Context: an optimization exercise on an open-source flow, tuned for small area and a short achievable clock period. The choices shown serve that exercise and are no tape-out recipe.
At most, simulation tests tie the RTL to the original design; equivalence was not proved.
Some runs may be left out. An edit can pass the tests and still lose a function that they never use.
Function not checked in runs 2 to 5: the RTL went through the layout flow alone.

==> flow/design.v <==
module adaptive_filter(
    input wire clk,
    input wire rst_n,
    input wire [31:0] input_signal,
    input wire [31:0] desired_signal,
    output reg [31:0] filtered_signal  
);
integer i;
reg [15:0] filter_coefficients [0:7];  
reg [15:0] delay_line [0:7];           
reg [15:0] error_signal;
reg [15:0] update_value;
parameter LEARNING_RATE = 16'd10;  
always @(posedge clk or negedge rst_n)
begin
    if (!rst_n)
    begin
        for ( i = 0; i < 8; i = i + 1)  
        begin
            filter_coefficients[i] <= 16'b0;
            delay_line[i] <= 32'b0;
        end
        error_signal <= 32'b0;
        update_value <= 32'b0;
        filtered_signal <= 32'd0;  
    end
    else
    begin
        for (i = 7; i > 0; i = i - 1)  
        begin
            delay_line[i] <= delay_line[i - 1];
        end
        delay_line[0] <= input_signal;
        filtered_signal <= filter_coefficients[0] * delay_line[0];  
        for ( i = 1; i < 8; i = i + 1)
        begin
            filtered_signal <= filtered_signal + filter_coefficients[i] * delay_line[i];
        end
        error_signal <= desired_signal - filtered_signal;
        update_value <= LEARNING_RATE * error_signal * delay_line[0];
        filter_coefficients[0] <= filter_coefficients[0] + update_value;
        for (i = 1; i < 8; i = i + 1)  
        begin
            update_value <= LEARNING_RATE * error_signal * delay_line[i];
            filter_coefficients[i] <= filter_coefficients[i] + update_value;
        end
    end
end
endmodule
==> flow/run.sh <==
#!/bin/bash
# synth_recipe.tcl (not shown) runs the flow's synth.tcl, then flattens the netlist and writes it again
# the make line also repeats each setting of config.mk as NAME=value (left out here)
make -C /OpenROAD-flow-scripts/flow DESIGN_CONFIG=/design/flow/config.mk WORK_HOME=/design/flow/orfs CLKGATE_MAP_FILE= SYNTH_SCRIPT=/design/flow/synth_recipe.tcl finish
==> flow/config.mk <==
export PLATFORM = sky130hd
export DESIGN_NAME = adaptive_filter
export DESIGN_NICKNAME = adaptive_filter
export VERILOG_FILES = /design/flow/design.v
export SDC_FILE = /design/flow/constraint.sdc
export NUM_CORES = 4
export LEC_CHECK = 0
export CAP_MARGIN = 20
export CORE_MARGIN = 2
export CORE_UTILIZATION = 40
export SLEW_MARGIN = 20
==> flow/constraint.sdc <==
create_clock -name core_clock -period 7.5 [get_ports {clk}]
set_input_delay 1.5000 -clock core_clock [delete_from_list [all_inputs] [get_ports {clk}]]
set_output_delay 1.5000 -clock core_clock [all_outputs]
set_load 0.01 [all_outputs]
==> results.txt, run 1 <==
* RR Startpoint: error_signal[3]$_DFF_PN0_
* Initial DRC Count at roughly 400
* Post-route worst setup slack at between 0.4 and 0.5 ns
* Max FFs per register at between 100 and 150
* Critical path depth at 27
* Placer Congestion at 0.8097
* Top cell category: multi-input combinational cells
* Core area at 47550 um^2
* WP data required at 7.92 ns
* Starting Density at 0.4032
* Fmax at between 100 and 150 MHz
* Antenna fix cells at 0
* Antenna violations before repair at 0
* Post-synthesis average cell area at 10.05 um^2
* # fillers at approximately 4500
* Non-clock buffer share at 0.04019
* Top Usage Layer GRT: met2
* Post-synthesis mux area share at 0.001110
* Worst Setup SP: error_signal[3]$_DFF_PN0_
* Grt ovf at 0
* Final-stage net count at 2507
* Largest net degree at the start of global routing at 144
* PostCTS Resize Cnt at 0
* Synth top area share at 0.2935
* Clk slew on worst S/H paths at 0.06 ns
* Place WS at 0.4128 ns
* Hold Startpoint: delay_line[4][6]$_DFF_PN0_
* Post-Synth XOR/XNOR Area at 0.04386
* CTS Root Cell: clkbuf_16
* Run status: finished clean
* Synth Instances at 1908
* Commonest cells post-synth: inv_1, fa_1, nand2_1
* Area of the multi-input gates at 12180 um^2
* Die ar. at 49690 um^2
* Area grow syn2layout at 11.41%
* Sequential cell area share at 0.2390
* Critical-path top delay cell: fa_1
* Post-synth EDFFs at 0
* Met1 Use GR at 0.2304
* Worst clock skew at 0.01906 ns
* # DRC at 0
* Met2 wire length at approximately 20000 um
* # hold bufs at CTS at 0
* Vias per inst at 4.771
* Inverters at about 450
* Setup crit start kind: flop
* Worst-margin pin slew at 1.033 ns
Figure 1. Path with the least slack (run 1).
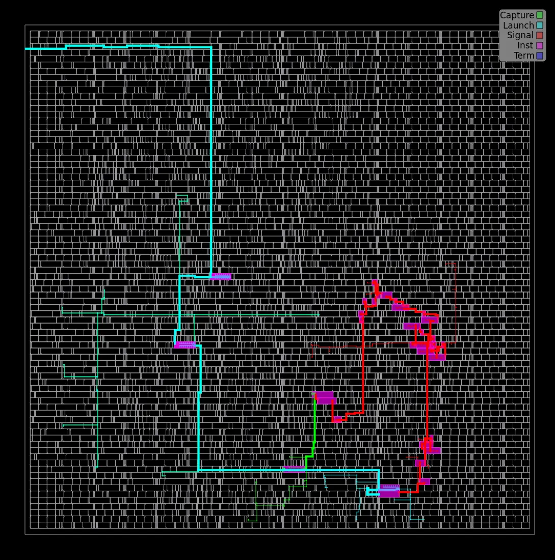
Layout Cells excl Fill: 2599
Setup TNS: 0 ns

Figure 2. I/O nets highlighted (run 1).
Bar = 50 um.
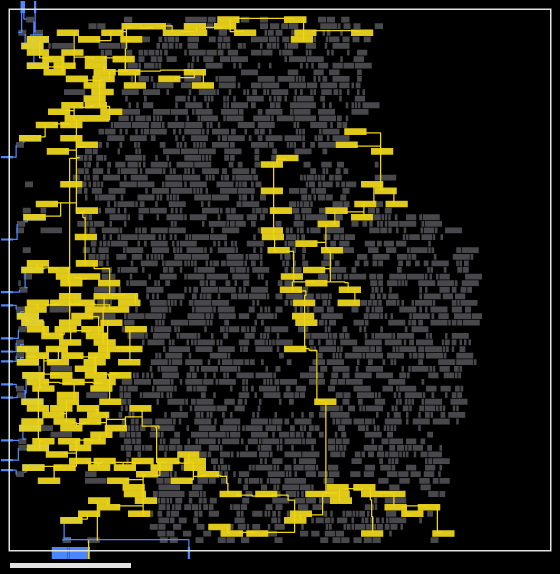
Yellow shows rst_n, bits 1, direction input, edge south, end cells 204, wire 1510 um. Blue shows input_signal, bits 32, direction input, edge 17 south, 12 west, 3 north, end cells 16, wire 231 um.
io pins: 98
Port Buffer Count: 63

Figure 3. Wire density map (run 1).
The die is cut into 22 by 22 equal tiles; white is low, dark blue is high, scaled to the fullest tile. Values are wire area over tile area, all layers added.
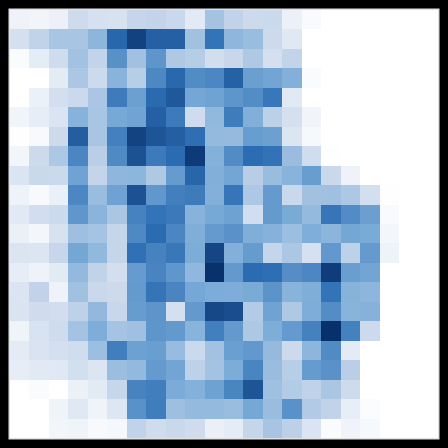
28% of the tiles are over half the peak. The emptiest ninth of the die: north-east. The fullest tile reaches 0.39. The mean over all tiles is 0.12. 22% of the tiles are nearly empty.
drt total wl: 39800 um
routed via count: 12399
Total GRT Usage: 0.1735
drt wl/cell: 15.32 um

Figure 4. Power grid (run 1).
Pins as bars on the die edge.
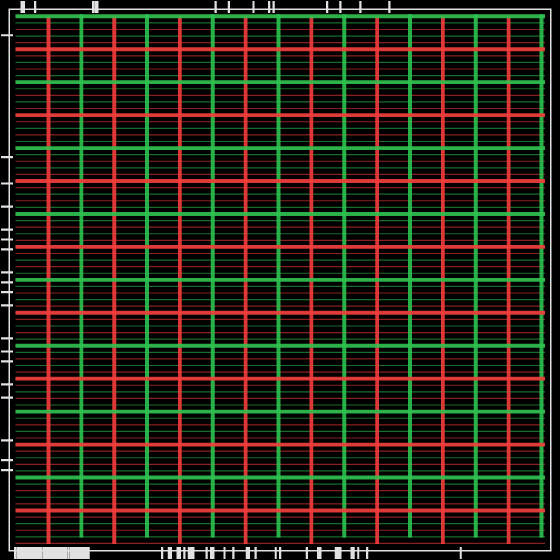
Green shows VDD. Red shows VSS.
81 met1 rails follow the rows. 98 signal pins sit on the boundary. 16 straps on met5. 16 straps on met4. The core has 80 rows.

==> inputs of run 2 (changes only) <==
==> flow/design.v (replaced) <==
module adaptive_filter(
    input wire clk,
    input wire rst_n,
    input wire [31:0] input_signal,
    input wire [31:0] desired_signal,
    output wire [31:0] filtered_signal
);
reg [15:0] d0, d1, d2, d3, d4, d5, d6, d7;
reg [14:0] e;        
reg [14:0] cn;       
reg [30:0] p;        
reg [30:0] fh;       
reg [3:0]  cnt;      
wire        dv  = cnt[3];
wire [14:0] d7m = dv ? d7[14:0] : 15'd0;
assign filtered_signal = {fh, 1'b0};
always @(posedge clk) begin
    d0 <= input_signal[15:0];
    d1 <= d0; d2 <= d1; d3 <= d2; d4 <= d3; d5 <= d4; d6 <= d5; d7 <= d6;
    e  <= desired_signal[14:0] - {fh[13:0], 1'b0};
end
always @(posedge clk or negedge rst_n) begin
    if (!rst_n) begin
        cnt <= 4'd0;
        cn  <= 15'd0;
        p   <= 31'd0;
        fh  <= 31'd0;
    end else begin
        if (!dv) cnt <= cnt + 4'd1;
        cn <= cn + 15'd5 * e * d7m;
        p  <= cn * d6;
        fh <= fh + p;
    end
end
endmodule
Figure 5. Wire density map (run 2).
The die is cut into 22 by 22 equal tiles; white is low, dark blue is high, scaled to the fullest tile. Values are wire area over tile area, all layers added.
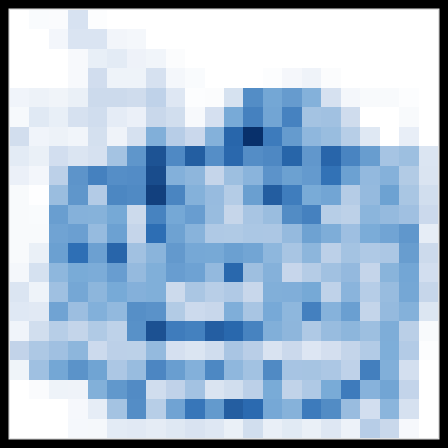
The mean over all tiles is 0.13. 23% of the tiles are over half the peak. The fullest tile reaches 0.42. The densest ninth of the die: center. 18% of the tiles are nearly empty.
routed via count: 13078
drt wl/cell: 15.22 um
Total GRT Usage: 0.1667
drt total wl: 40160 um

==> results.txt, run 2 <==
* Met1 Use GR at 0.2218 (-0.008626)
* Synth top area share at 0.2734 (-0.02010)
* Area grow syn2layout at 12.82%
* Worst clock skew at 0.01424 ns (-0.004824 ns)
* CTS Root Cell: clkbuf_16
* RR Startpoint: e[3]$_DFF_P_
* Top Usage Layer GRT: met2
* Io pins at 98 (unchanged)
* Antenna fix cells at 0 (unchanged)
* Setup crit start kind: flop
* Most used cell, CP: xnor2_1
* Placer Congestion at 0.8680 (+7.2%)
* Run status: finished clean
* Grt ovf at 0 (unchanged)
* Worst Setup SP: e[3]$_DFF_P_
* Initial DRC Count at 595 (+44%)
* Top cell category: multi-input combinational cells
* Core area at 47650 um^2 (+0.21%)
* Post-synth EDFFs at 0 (unchanged)
* DRT antenna net count at 0
* Post-detail-place hpwl at 32400 um
* Final Max Tran Viols at 0
* Post-Synth XOR/XNOR Area at 0.05288 (+0.009016)
* Area of the multi-input gates at 13000 um^2 (+6.7%)
* Largest net degree at the start of global routing at 59 (-59%)
* Commonest cells post-synth: inv_1, fa_1, ha_1
* Seq cells at 223
* Non-clock buffer share at 0.04100 (+0.0008074)
* Inverters at 345 (-23%)
* Clk slew on worst S/H paths at 0.07 ns (about the same)
* Port Buffer Count at 63 (unchanged)
* Met2 wire length at 19730 um (-2.1%)
* Clkbuf count at 34
* Antenna violations before repair at 0 (unchanged)
* # hold bufs at CTS at 0 (unchanged)
* WP data required at 7.91 ns (about the same)
* Hold Startpoint: d5[13]$_DFF_P_
* Sequential cell area share at 0.2242 (-0.01481)
* # DRC at 0 (unchanged)
* Setup TNS at 0 ns (unchanged)
* Post-DP Area at 20690 um^2
* Post-synthesis mux area share at 0.001104 (-0.000005262)
* # fillers at 4508 (+0.74%)
* Synth Instances at 1934 (+1.4%)
* Post-route worst setup slack at 0.1662 ns (-0.2760 ns)
* Critical path depth at 27 (unchanged)
* Die ar. at 49920 um^2 (+0.47%)
Figure 6. Path with the least slack (run 2).
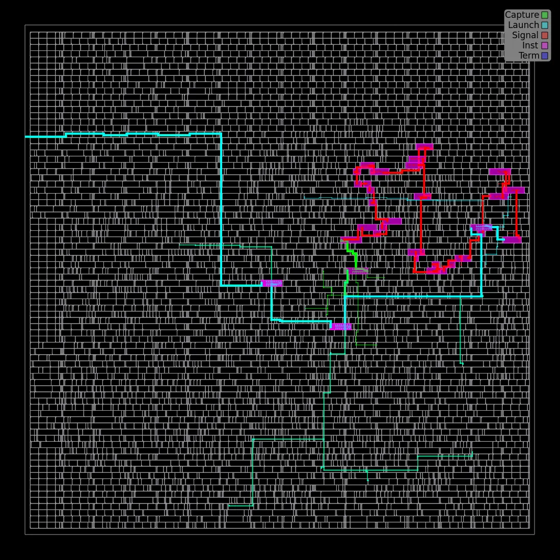
Layout Cells excl Fill: 2639
final core utilization: 0.4561

==> inputs of run 3 (changes only) <==
--- a/flow/design.v
+++ b/flow/design.v
@@ -7,8 +7,8 @@
 );
 reg [15:0] d0, d1, d2, d3, d4, d5, d6, d7;
 reg [14:0] e;        
-reg [14:0] cn;       
-reg [30:0] p;        
+reg [14:0] uh;       
+reg [14:0] ch;       
 reg [30:0] fh;       
 reg [3:0]  cnt;      
 wire        dv  = cnt[3];
@@ -22,14 +22,14 @@
 always @(posedge clk or negedge rst_n) begin
     if (!rst_n) begin
         cnt <= 4'd0;
-        cn  <= 15'd0;
-        p   <= 31'd0;
+        uh  <= 15'd0;
+        ch  <= 15'd0;
         fh  <= 31'd0;
     end else begin
         if (!dv) cnt <= cnt + 4'd1;
-        cn <= cn + 15'd5 * e * d7m;
-        p  <= cn * d6;
-        fh <= fh + p;
+        uh <= 15'd5 * e * d7m;
+        ch <= ch + uh;
+        fh <= fh + ch * d7;
     end
 end
 endmodule
Figure 7. Path with the least slack (run 3).
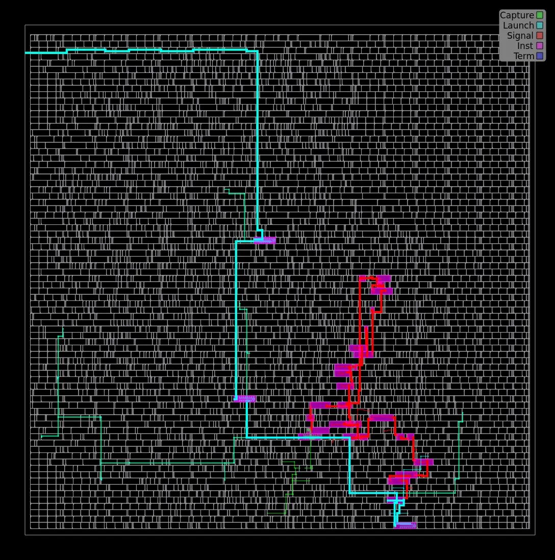
final core utilization: 0.4623
post-route worst setup slack: 0.3120 ns

==> results.txt, run 3 <==
* Post-synth EDFFs at 0 (unchanged)
* Design Area, Final at around 21000 um^2
* DRT antenna net count at 0 (unchanged)
* Layout Cells excl Fill at 2572 (-2.5%)
* Endpoint, Worst Hold: d3[1]$_DFF_P_
* Worst path max stage delay at 0.56 ns
* Wl on met1 at 17460 um
* Largest cells by area after synthesis: fa_1, dfxtp_1, ha_1
* Critical path depth at 27 (unchanged)
* WP buf/inv at 5
* Die W at 219.0 um
* Core area at 45480 um^2 (-4.5%)
* Area leader, netlist: fa_1
* Synth top area share at 0.3031 (+0.02976)
* CTS Root Cell: clkbuf_16
* Post-synthesis compound-gate area fraction at 0.05135
* Die ar. at 47970 um^2 (-3.9%)
* Most frequent cells in the layout: inv_1, fa_1, ha_1, nand2_1, dfxtp_1
* Met1 Use GR at 0.2290 (+0.007198)
* Drt total wl at 38830 um (-3.3%)
* Async SR Flop Fraction at 0.3125
* Worst Setup SP: e[1]$_DFF_P_
* Yosys cell types at 63
* Worst clock skew at 0.02445 ns (+0.01021 ns)
* Place WS at -0.1155 ns
* Clkbuf count at 34 (unchanged)
* Final Max Tran Viols at 0 (unchanged)
* Commonest cells post-synth: inv_1, fa_1, ha_1
* Placed Cells incl. Taps at around 2500
* FF-to-FF setup slack at 0.31 ns
* Post-detail-place hpwl at 30920 um (-4.6%)
* Area grow syn2layout at 13.68%
* Antenna violations before repair at 0 (unchanged)
* Top Usage Layer GRT: met2
* Antenna fix cells at 0 (unchanged)
* Setup TNS at 0 ns (unchanged)
* Hold slack at about 0.32 ns
* Delay-heaviest family, CP: adder cells
* Clk tree area frac at 0.04410
* Clk slew on worst S/H paths at 0.06 ns (about the same)
* Io pins at 98 (unchanged)
* DR pass1 iterations at 4
* Max clock buf depth at 3
* # fillers at 4389 (-2.6%)
* Worst endpoint data arrival time at 7.63 ns
* Post-DP Area at 19950 um^2 (-3.6%)
* Initial DRC Count at 443 (-26%)
* Setup crit start kind: flop
* Total GRT Usage at 0.1732 (+0.006537)
* Vias in the first global route at 13390
* Multi-input logic portion of the cell area at 0.5886
* Reg2reg path depth at 27
* Post-synthesis average cell area at between 9 and 10 um^2
* Fin. Hold Viols at 0
* Final-stage net count at 2485
* RR Startpoint: e[1]$_DFF_P_
* Synth Instances at 1877 (-2.9%)
* Area of the multi-input gates at 12370 um^2 (-4.8%)
* Sequential cell area share at 0.2136 (-0.01061)
* Largest net degree at the start of global routing at 66 (+12%)
* Synth Area in Adders at 0.4296
* Non-clock buffer share at 0.04511 (+0.004116)
* PostCTS Resize Cnt at 4
* Post-Synth XOR/XNOR Area at 0.04811 (-0.004772)
* Grt ovf at 0 (unchanged)
* Drt wl/cell at 15.10 um (-0.81%)
* Share of cells above drive strength 1 at 0.06288
* Tap cell count at 600
* RSZ-0062 raised after global routing: no
* Run status: finished clean
* Seq. cell area at 4491 um^2
* Vias per inst at 4.797
* Hold Startpoint: d2[1]$_DFF_P_
* Inverters at 408 (+18%)
* Met2 wire length at 18970 um (-3.8%)
* DIE HEIGHT at 219.0 um
* Most used cell, CP: fa_1
* Port Buffer Count at 63 (unchanged)
* Reg2Reg Capture Point: uh[14]$_DFF_PN0_
* Top cell category: multi-input combinational cells
* Worst hold stages at 0
* CP Capture Type: flop
* Kind of critical path: reg2reg
* WP data required at 7.94 ns (+0.03 ns)
* Worst hold path class: reg2reg
* Post-synthesis mux area share at 0.0006089 (-0.0004954)
* Placer Congestion at 0.8537 (-1.6%)
* Fmax at ~140 MHz
* Clock Latency Late Sink at 0.55 ns
* Part of the Yosys area used for sequential elements at 0.2428
* # hold bufs at CTS at 0 (unchanged)
* Non-clk bufs at about 100
* # DRC at 0 (unchanged)
* Met3 wire length at 1423 um
* Max-cap violations at 0
* Post-CTS setup buffer count at 0
* Seq cells at 208 (-6.7%)
Figure 8. M2 wires (run 3).
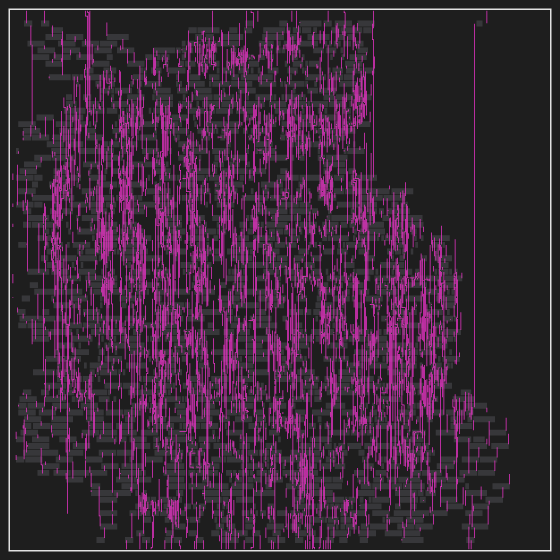
The layer carries 19000 um of wire. The layer holds 49% of the routed length.
routed via count: 12337
met2 GRT Util: 0.2988

==> run 4: too many edits to list; what changed since run 3 <==
flow/design.v: 35 -> 671 lines; modules unchanged: 0
  adaptive_filter: edited, 35 -> 671 lines
Figure 9. M2 wires (run 4).
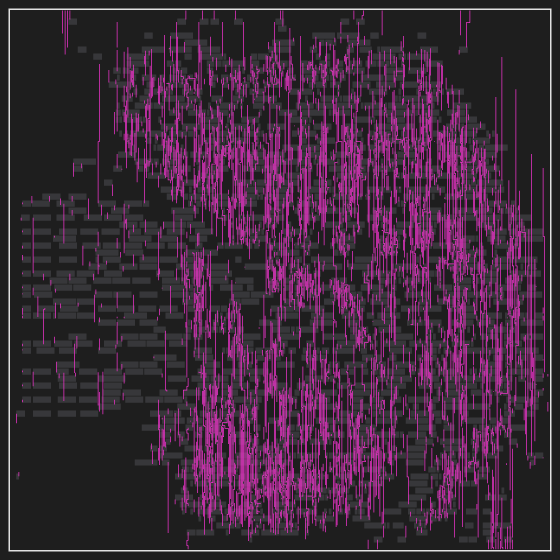
The layer holds 49% of the routed length. The wires run mostly vertical.
routed via count: 11130
met2 GRT Util: 0.3232
drt total wl: 39490 um

==> results.txt, run 4 <==
* Post-detail-place hpwl at 30100 um (-2.7%)
* Post-synthesis compound-gate area fraction at 0.04716 (-0.004198)
* # fillers at 3849 (-12%)
* Final core utilization at 0.4667 (+0.004413)
* Placed Cells incl. Taps at 2221 (-12%)
* FF-to-FF setup slack at 0.08 ns (-0.24 ns)
* Worst hold stages at 0 (unchanged)
* Fin. Hold Viols at 0 (unchanged)
* Max clock buf depth at 3 (unchanged)
* Clkbuf count at 30 (-12%)
* Post-route worst setup slack at 0.07673 ns (-0.2352 ns)
* Placer Congestion at 0.8693 (+1.8%)
* Worst clock skew at 0.03096 ns (+0.006509 ns)
* Commonest cells post-synth: fa_1, inv_1, nand2_1
* DR pass1 iterations at 5 (+1)
* Worst hold path class: reg2reg
* Antenna fix cells at 0 (unchanged)
* Synth Area in Adders at 0.4037 (-0.02597)
* Final Max Tran Viols at 0 (unchanged)
* Antenna violations before repair at 0 (unchanged)
* Delay-heaviest family, CP: adder cells
* Worst path max stage delay at 0.52 ns (-0.04 ns)
* Most frequent cells in the layout: fa_1, inv_1, nand2_1, dfxtp_1, and2_1
* DRT antenna net count at 0 (unchanged)
* RR Startpoint: d7[2]$_DFF_P_
* Top Usage Layer GRT: met2
* Share of cells above drive strength 1 at 0.09191 (+0.02903)
* Hold slack at 0.3120 ns (-0.005743 ns)
* Synth top area share at 0.3601 (+0.05701)
* Seq cells at 221 (+6.3%)
* Post-synth EDFFs at 0 (unchanged)
* Initial DRC Count at 556 (+26%)
* Grt ovf at 0 (unchanged)
* Post-CTS setup buffer count at 0 (unchanged)
* Place WS at -0.2733 ns (-0.1578 ns)
* Clk slew on worst S/H paths at 0.06 ns (about the same)
* Die W at 209.9 um (-4.2%)
* Met2 wire length at 19320 um (+1.8%)
* Hold Startpoint: d5[6]$_DFF_P_
* Clk tree area frac at 0.04472 (+0.0006132)
* Port Buffer Count at 63 (unchanged)
* Worst endpoint data arrival time at 7.88 ns (+0.25 ns)
* Vias in the first global route at 12010 (-10%)
* RSZ-0062 raised after global routing: yes
* Largest cells by area after synthesis: fa_1, dfxtp_1, dfrtp_1
* Most used cell, CP: fa_2
* Area grow syn2layout at 15.19%
* Post-synthesis average cell area at 10.49 um^2 (+6.5%)
* Seq. cell area at 4752 um^2 (+5.8%)
* Post-DP Area at 18490 um^2 (-7.3%)
* Async SR Flop Fraction at 0.2941 (-0.01838)
* # hold bufs at CTS at 0 (unchanged)
* WP buf/inv at 5 (unchanged)
* Run status: finished clean
* Sequential cell area share at 0.2433 (+0.02970)
* Non-clock buffer share at 0.05746 (+0.01235)
* Reg2reg path depth at 27 (unchanged)
* Layout Cells excl Fill at 2269 (-12%)
* Post-Synth XOR/XNOR Area at 0.05114 (+0.003035)
* PostCTS Resize Cnt at 8 (+4)
* Design Area, Final at 19530 um^2 (-7.1%)
* Fmax at 134.7 MHz (-3.2%)
Figure 10. I/O nets highlighted (run 4).
Bar = 50 um.
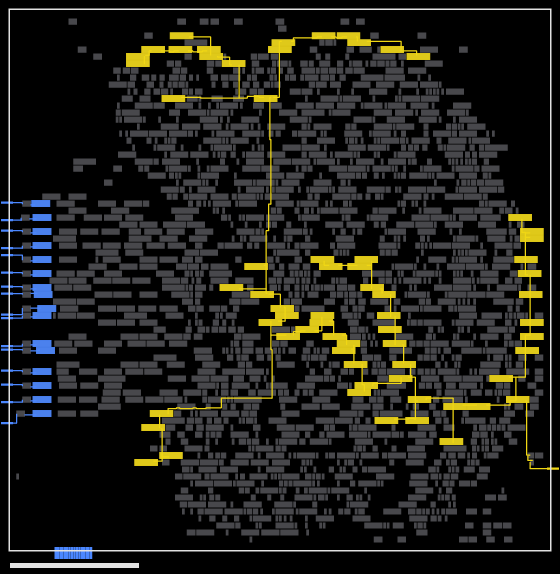
Yellow shows rst_n, bits 1, direction input, edge east, end cells 65, wire 702 um. Blue shows input_signal, bits 32, direction input, edge 16 west, 16 south, end cells 16, wire 124 um.

--- run 5: outline of the changes from run 4 ---
flow/design.v: 671 -> 671 lines; modules unchanged: 0
  adaptive_filter: edited, 671 -> 671 lines
Figure 11. M2 wires (run 5).
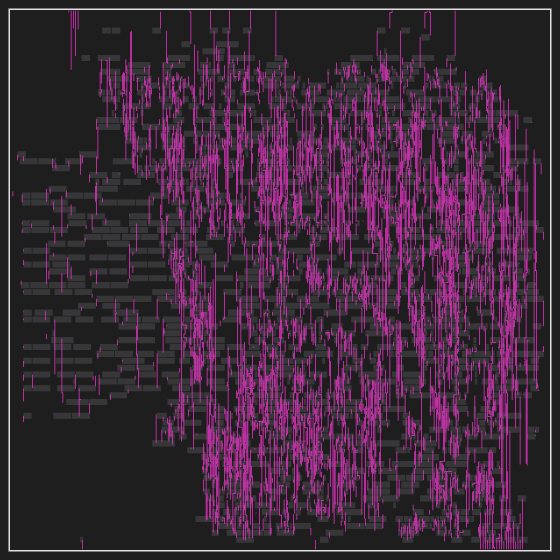
The layer holds 49% of the routed length. The layer carries 19100 um of wire.
met2 GRT Util: 0.3208
routed via count: 11557
drt total wl: 39100 um

==> results.txt, run 5 <==
* Tap cell count at 585
* Worst hold path class: reg2reg
* Delay-heaviest family, CP: adder cells
* Io pins at between 90 and 100
* Post-synthesis compound-gate area fraction at 0.05510 (+0.007949)
* Worst setup path end: fh[26]$_DFF_PN0_
* Placed Cells incl. Taps at 2341 (+5.4%)
* Worst endpoint data arrival time at 6.86 ns (-1.02 ns)
* Antenna fix cells at 0 (unchanged)
* Clkbuf count at 33 (+10%)
* # DRC at 0
* Worst Setup SP: ch[4]$_DFF_PN0_
* CP cell instances: and2_1, fa_1, fa_1, inv_1, fa_1, inv_1, fa_1, inv_1, fa_1, fa_1, inv_1, ha_1, a21oi_1, o21ba_2, nand3b_1, a311oi_1, nor3_1, o21ai_0, nand2b_1, a21oi_1, xnor2_1
* Port Buffer Count at 63 (unchanged)
* Simple-gate area share of the yosys netlist at 0.1445
* Max-cap violations at 0
* Post-CTS setup buffer count at 0 (unchanged)
* Multi-input logic portion of the cell area at 0.5814
* Post-detail-place hpwl at 29930 um (-0.57%)
* Non-clock buffer share at 0.03496 (-0.02250)
* Fin. Hold Viols at 0 (unchanged)
* Post-route worst setup slack at 1.081 ns (+1.004 ns)
* Kind of critical path: reg2reg
* Layout Cells excl Fill at 2387 (+5.2%)
* Main combinational cell family by area after synthesis: adder cells
* Worst clock skew at 0.02653 ns (-0.004432 ns)
* Post-synthesis average cell area at 10.07 um^2 (-4.0%)
* Count of state elements after synthesis at approximately 220
* Met3 Resource Use GR at 0.02636
* RSZ-0062 raised after global routing: no
* Synth Area in Adders at 0.3978 (-0.005884)
* PostCTS Resize Cnt at 0 (-8)
* Commonest cells post-synth: inv_1, fa_1, nand2_1
* Die ar. at around 46000 um^2
* Seq. cell area at 4751 um^2 (about the same)
* Initial DRC Count at 582 (+4.7%)
* # hold bufs at CTS at 0 (unchanged)
* DR top layer: met4
* Worst hold stages at 0 (unchanged)
* Fmax at 155.8 MHz (+16%)
* Worst path max stage delay at 0.69 ns (+0.17 ns)
* Area grow syn2layout at 11.74%
* Starting Density at 0.4066
* Post-DP Area at 18740 um^2 (+1.4%)
* Clk slew on worst S/H paths at 0.06 ns (about the same)
* FF-to-FF setup slack at 1.08 ns (+1.00 ns)
* DR pass1 iterations at 4 (-1)
* Vias in the first global route at 12638 (+5.2%)
* Place WS at 1.119 ns (+1.392 ns)
* Non-clk bufs at 71
* Synthesized cell area at about 18000 um^2
* Inverters at 312
* Run status: finished clean
* Met1 Use GR at 0.2401
* Most used DFF post-synth: dfxtp_1
* Top Usage Layer GRT: met2
* Largest net degree at the start of global routing at 93
* Hold slack at 0.3243 ns (+0.01239 ns)
* Endpoint, Worst Hold: d4[7]$_DFF_P_
* Design Area, Final at 19610 um^2 (+0.42%)
* Max FFs per register at 31
* Reg2reg path depth at 21 (-22%)
* Antenna violations before repair at 0 (unchanged)
* Share of cells above drive strength 1 at 0.03829 (-0.05362)
* Worst slew margin at 0.3922
* Hold Startpoint: d3[7]$_DFF_P_
* Met2 wire length at 19120 um (-1.0%)
* Max clock buf depth at 3 (unchanged)
* Yosys cell types at 54
* Most used cell, CP: fa_1
* Final min period at 6.419 ns
* Part of the Yosys area used for sequential elements at 0.2706
* Most frequent cells in the layout: inv_1, fa_1, nand2_1, dfxtp_1, and2_1
* Grt ovf at 0 (unchanged)
* RR Startpoint: ch[4]$_DFF_PN0_
* Die W at 213.5 um (+1.7%)
* Post-synth EDFFs at 0 (unchanged)
* Clk tree area frac at 0.04440 (-0.0003132)
* Placer Congestion at 0.8648 (-0.52%)
* DRT antenna net count at 0 (unchanged)
* Critical-path top delay cell: a311oi_1
* Post-Synth XOR/XNOR Area at 0.05140 (+0.0002571)
* WP buf/inv at 4 (-1)
* Largest cells by area after synthesis: fa_1, dfxtp_1, dfrtp_1
* Final Max Tran Viols at 0 (unchanged)
* Clock Sinks at between 200 and 250
* Synth top area share at 0.3194 (-0.04076)
* Final-stage net count at approximately 2200
* Async SR Flop Fraction at 0.2941 (unchanged)
* Drt wl/cell at 16.38 um
Figure 12. Cell placement (run 5).
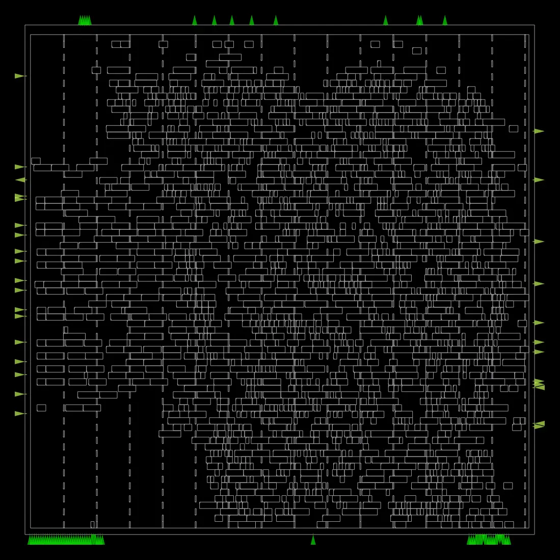
final core utilization: 0.4543
sequential cell area share: 0.2422
# fillers: 4160
Seq cells: 221
Row Count: 76


==> layout pictures side by side <==
Power grid.
Pins as bars on the die edge.
shot_01.png
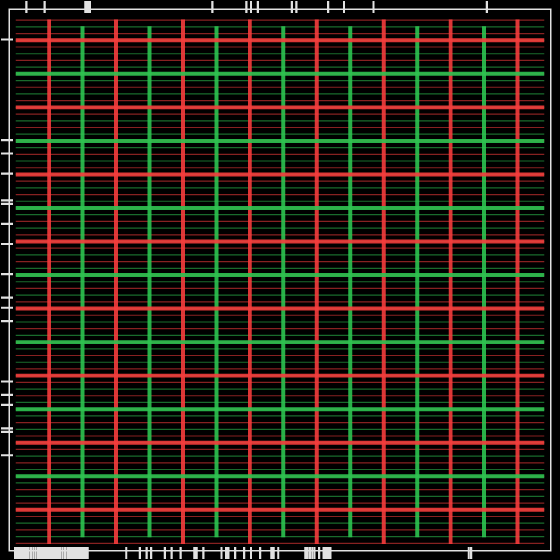
shot_02.png
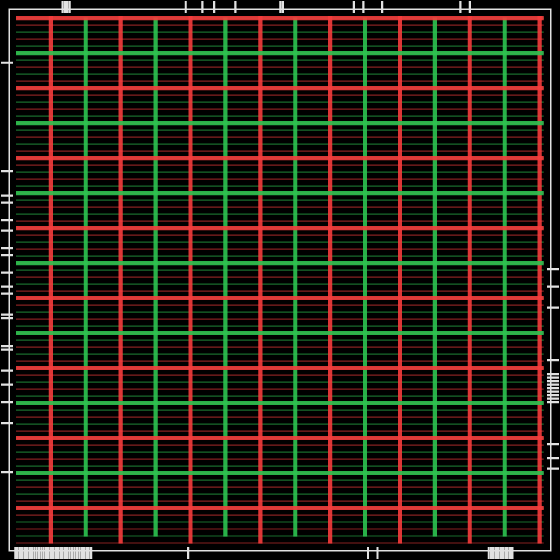
shot_03.png
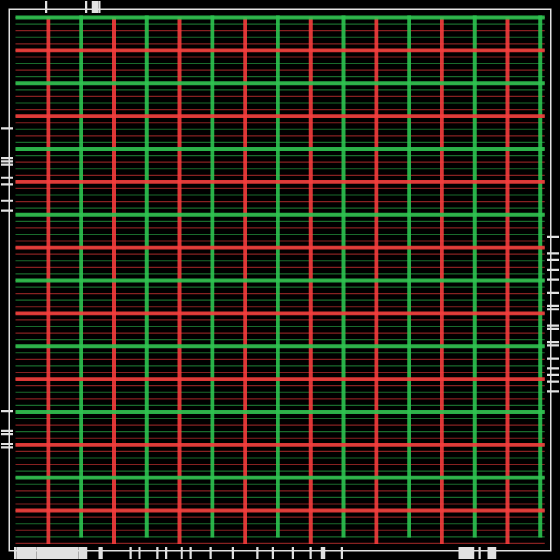
shot_03.png comes from run 2.
shot_01.png comes from run 3.
shot_02.png comes from run 4.

Key to shot_01.png:
Red shows VSS. Green shows VDD.
The core has 78 rows. 79 met1 rails follow the rows. 15 straps on met4. 98 signal pins sit on the boundary. 15 straps on met5.


==> screenshots <==
Wire density map.
picture 1
The die is cut into 21 by 21 equal tiles; white is low, dark blue is high, scaled to the fullest tile. Values are wire area over tile area, all layers added.
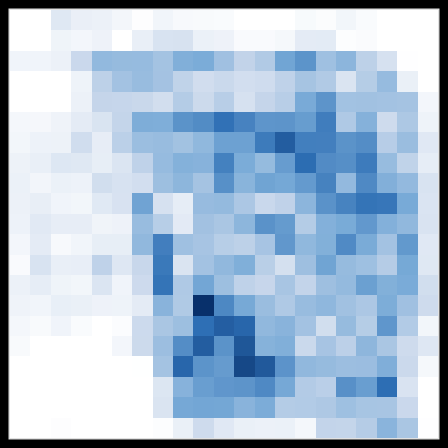
picture 2
The die is cut into 22 by 22 equal tiles; white is low, dark blue is high, scaled to the fullest tile. Values are wire area over tile area, all layers added.
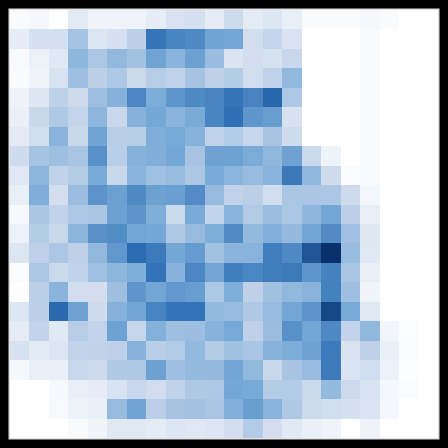
- run 5 = picture 1
- run 3 = picture 2

static timing again, ports no longer ideal:
Ports are ideal in the flow. The routed layouts listed here were re-timed in OpenROAD.
Step 1 (the two cells are an assumption about what drives the block):
set clk [get_ports {clk}]
set_driving_cell -lib_cell sky130_fd_sc_hd__clkbuf_16 $clk
set_driving_cell -lib_cell sky130_fd_sc_hd__buf_2 [delete_from_list [all_inputs] $clk]
Step 2, shift: input delay + t, output delay - t, t = (earliest + latest rising clock arrival at the registers) / 2. This alone moves slack from input paths to output paths.
a / b / c = ideal / step 1 / step 2; a / b = the first two.
| run | t, ns | setup WS [ns] | worst hold slack (ns) | latest minus earliest clock arrival (ns) |
|---|---|---|---|---|
| run 1 | 0.591 | 0.442 / 0.442 / 0.442 | 0.342 / 0.342 / 0.342 | 0.019 / 0.020 |
| run 2 | 0.584 | 0.166 / 0.166 / 0.166 | 0.313 / 0.313 / 0.313 | 0.015 / 0.016 |
| run 3 | 0.596 | 0.312 / 0.312 / 0.312 | 0.318 / 0.318 / 0.318 | 0.026 / 0.026 |
| run 4 | 0.597 | 0.077 / 0.077 / 0.077 | 0.312 / 0.312 / 0.312 | 0.031 / 0.031 |
| run 5 | 0.605 | 1.081 / 1.081 / 1.081 | 0.324 / 0.324 / 0.324 | 0.027 / 0.027 |
After both steps every run listed still meets setup and hold.
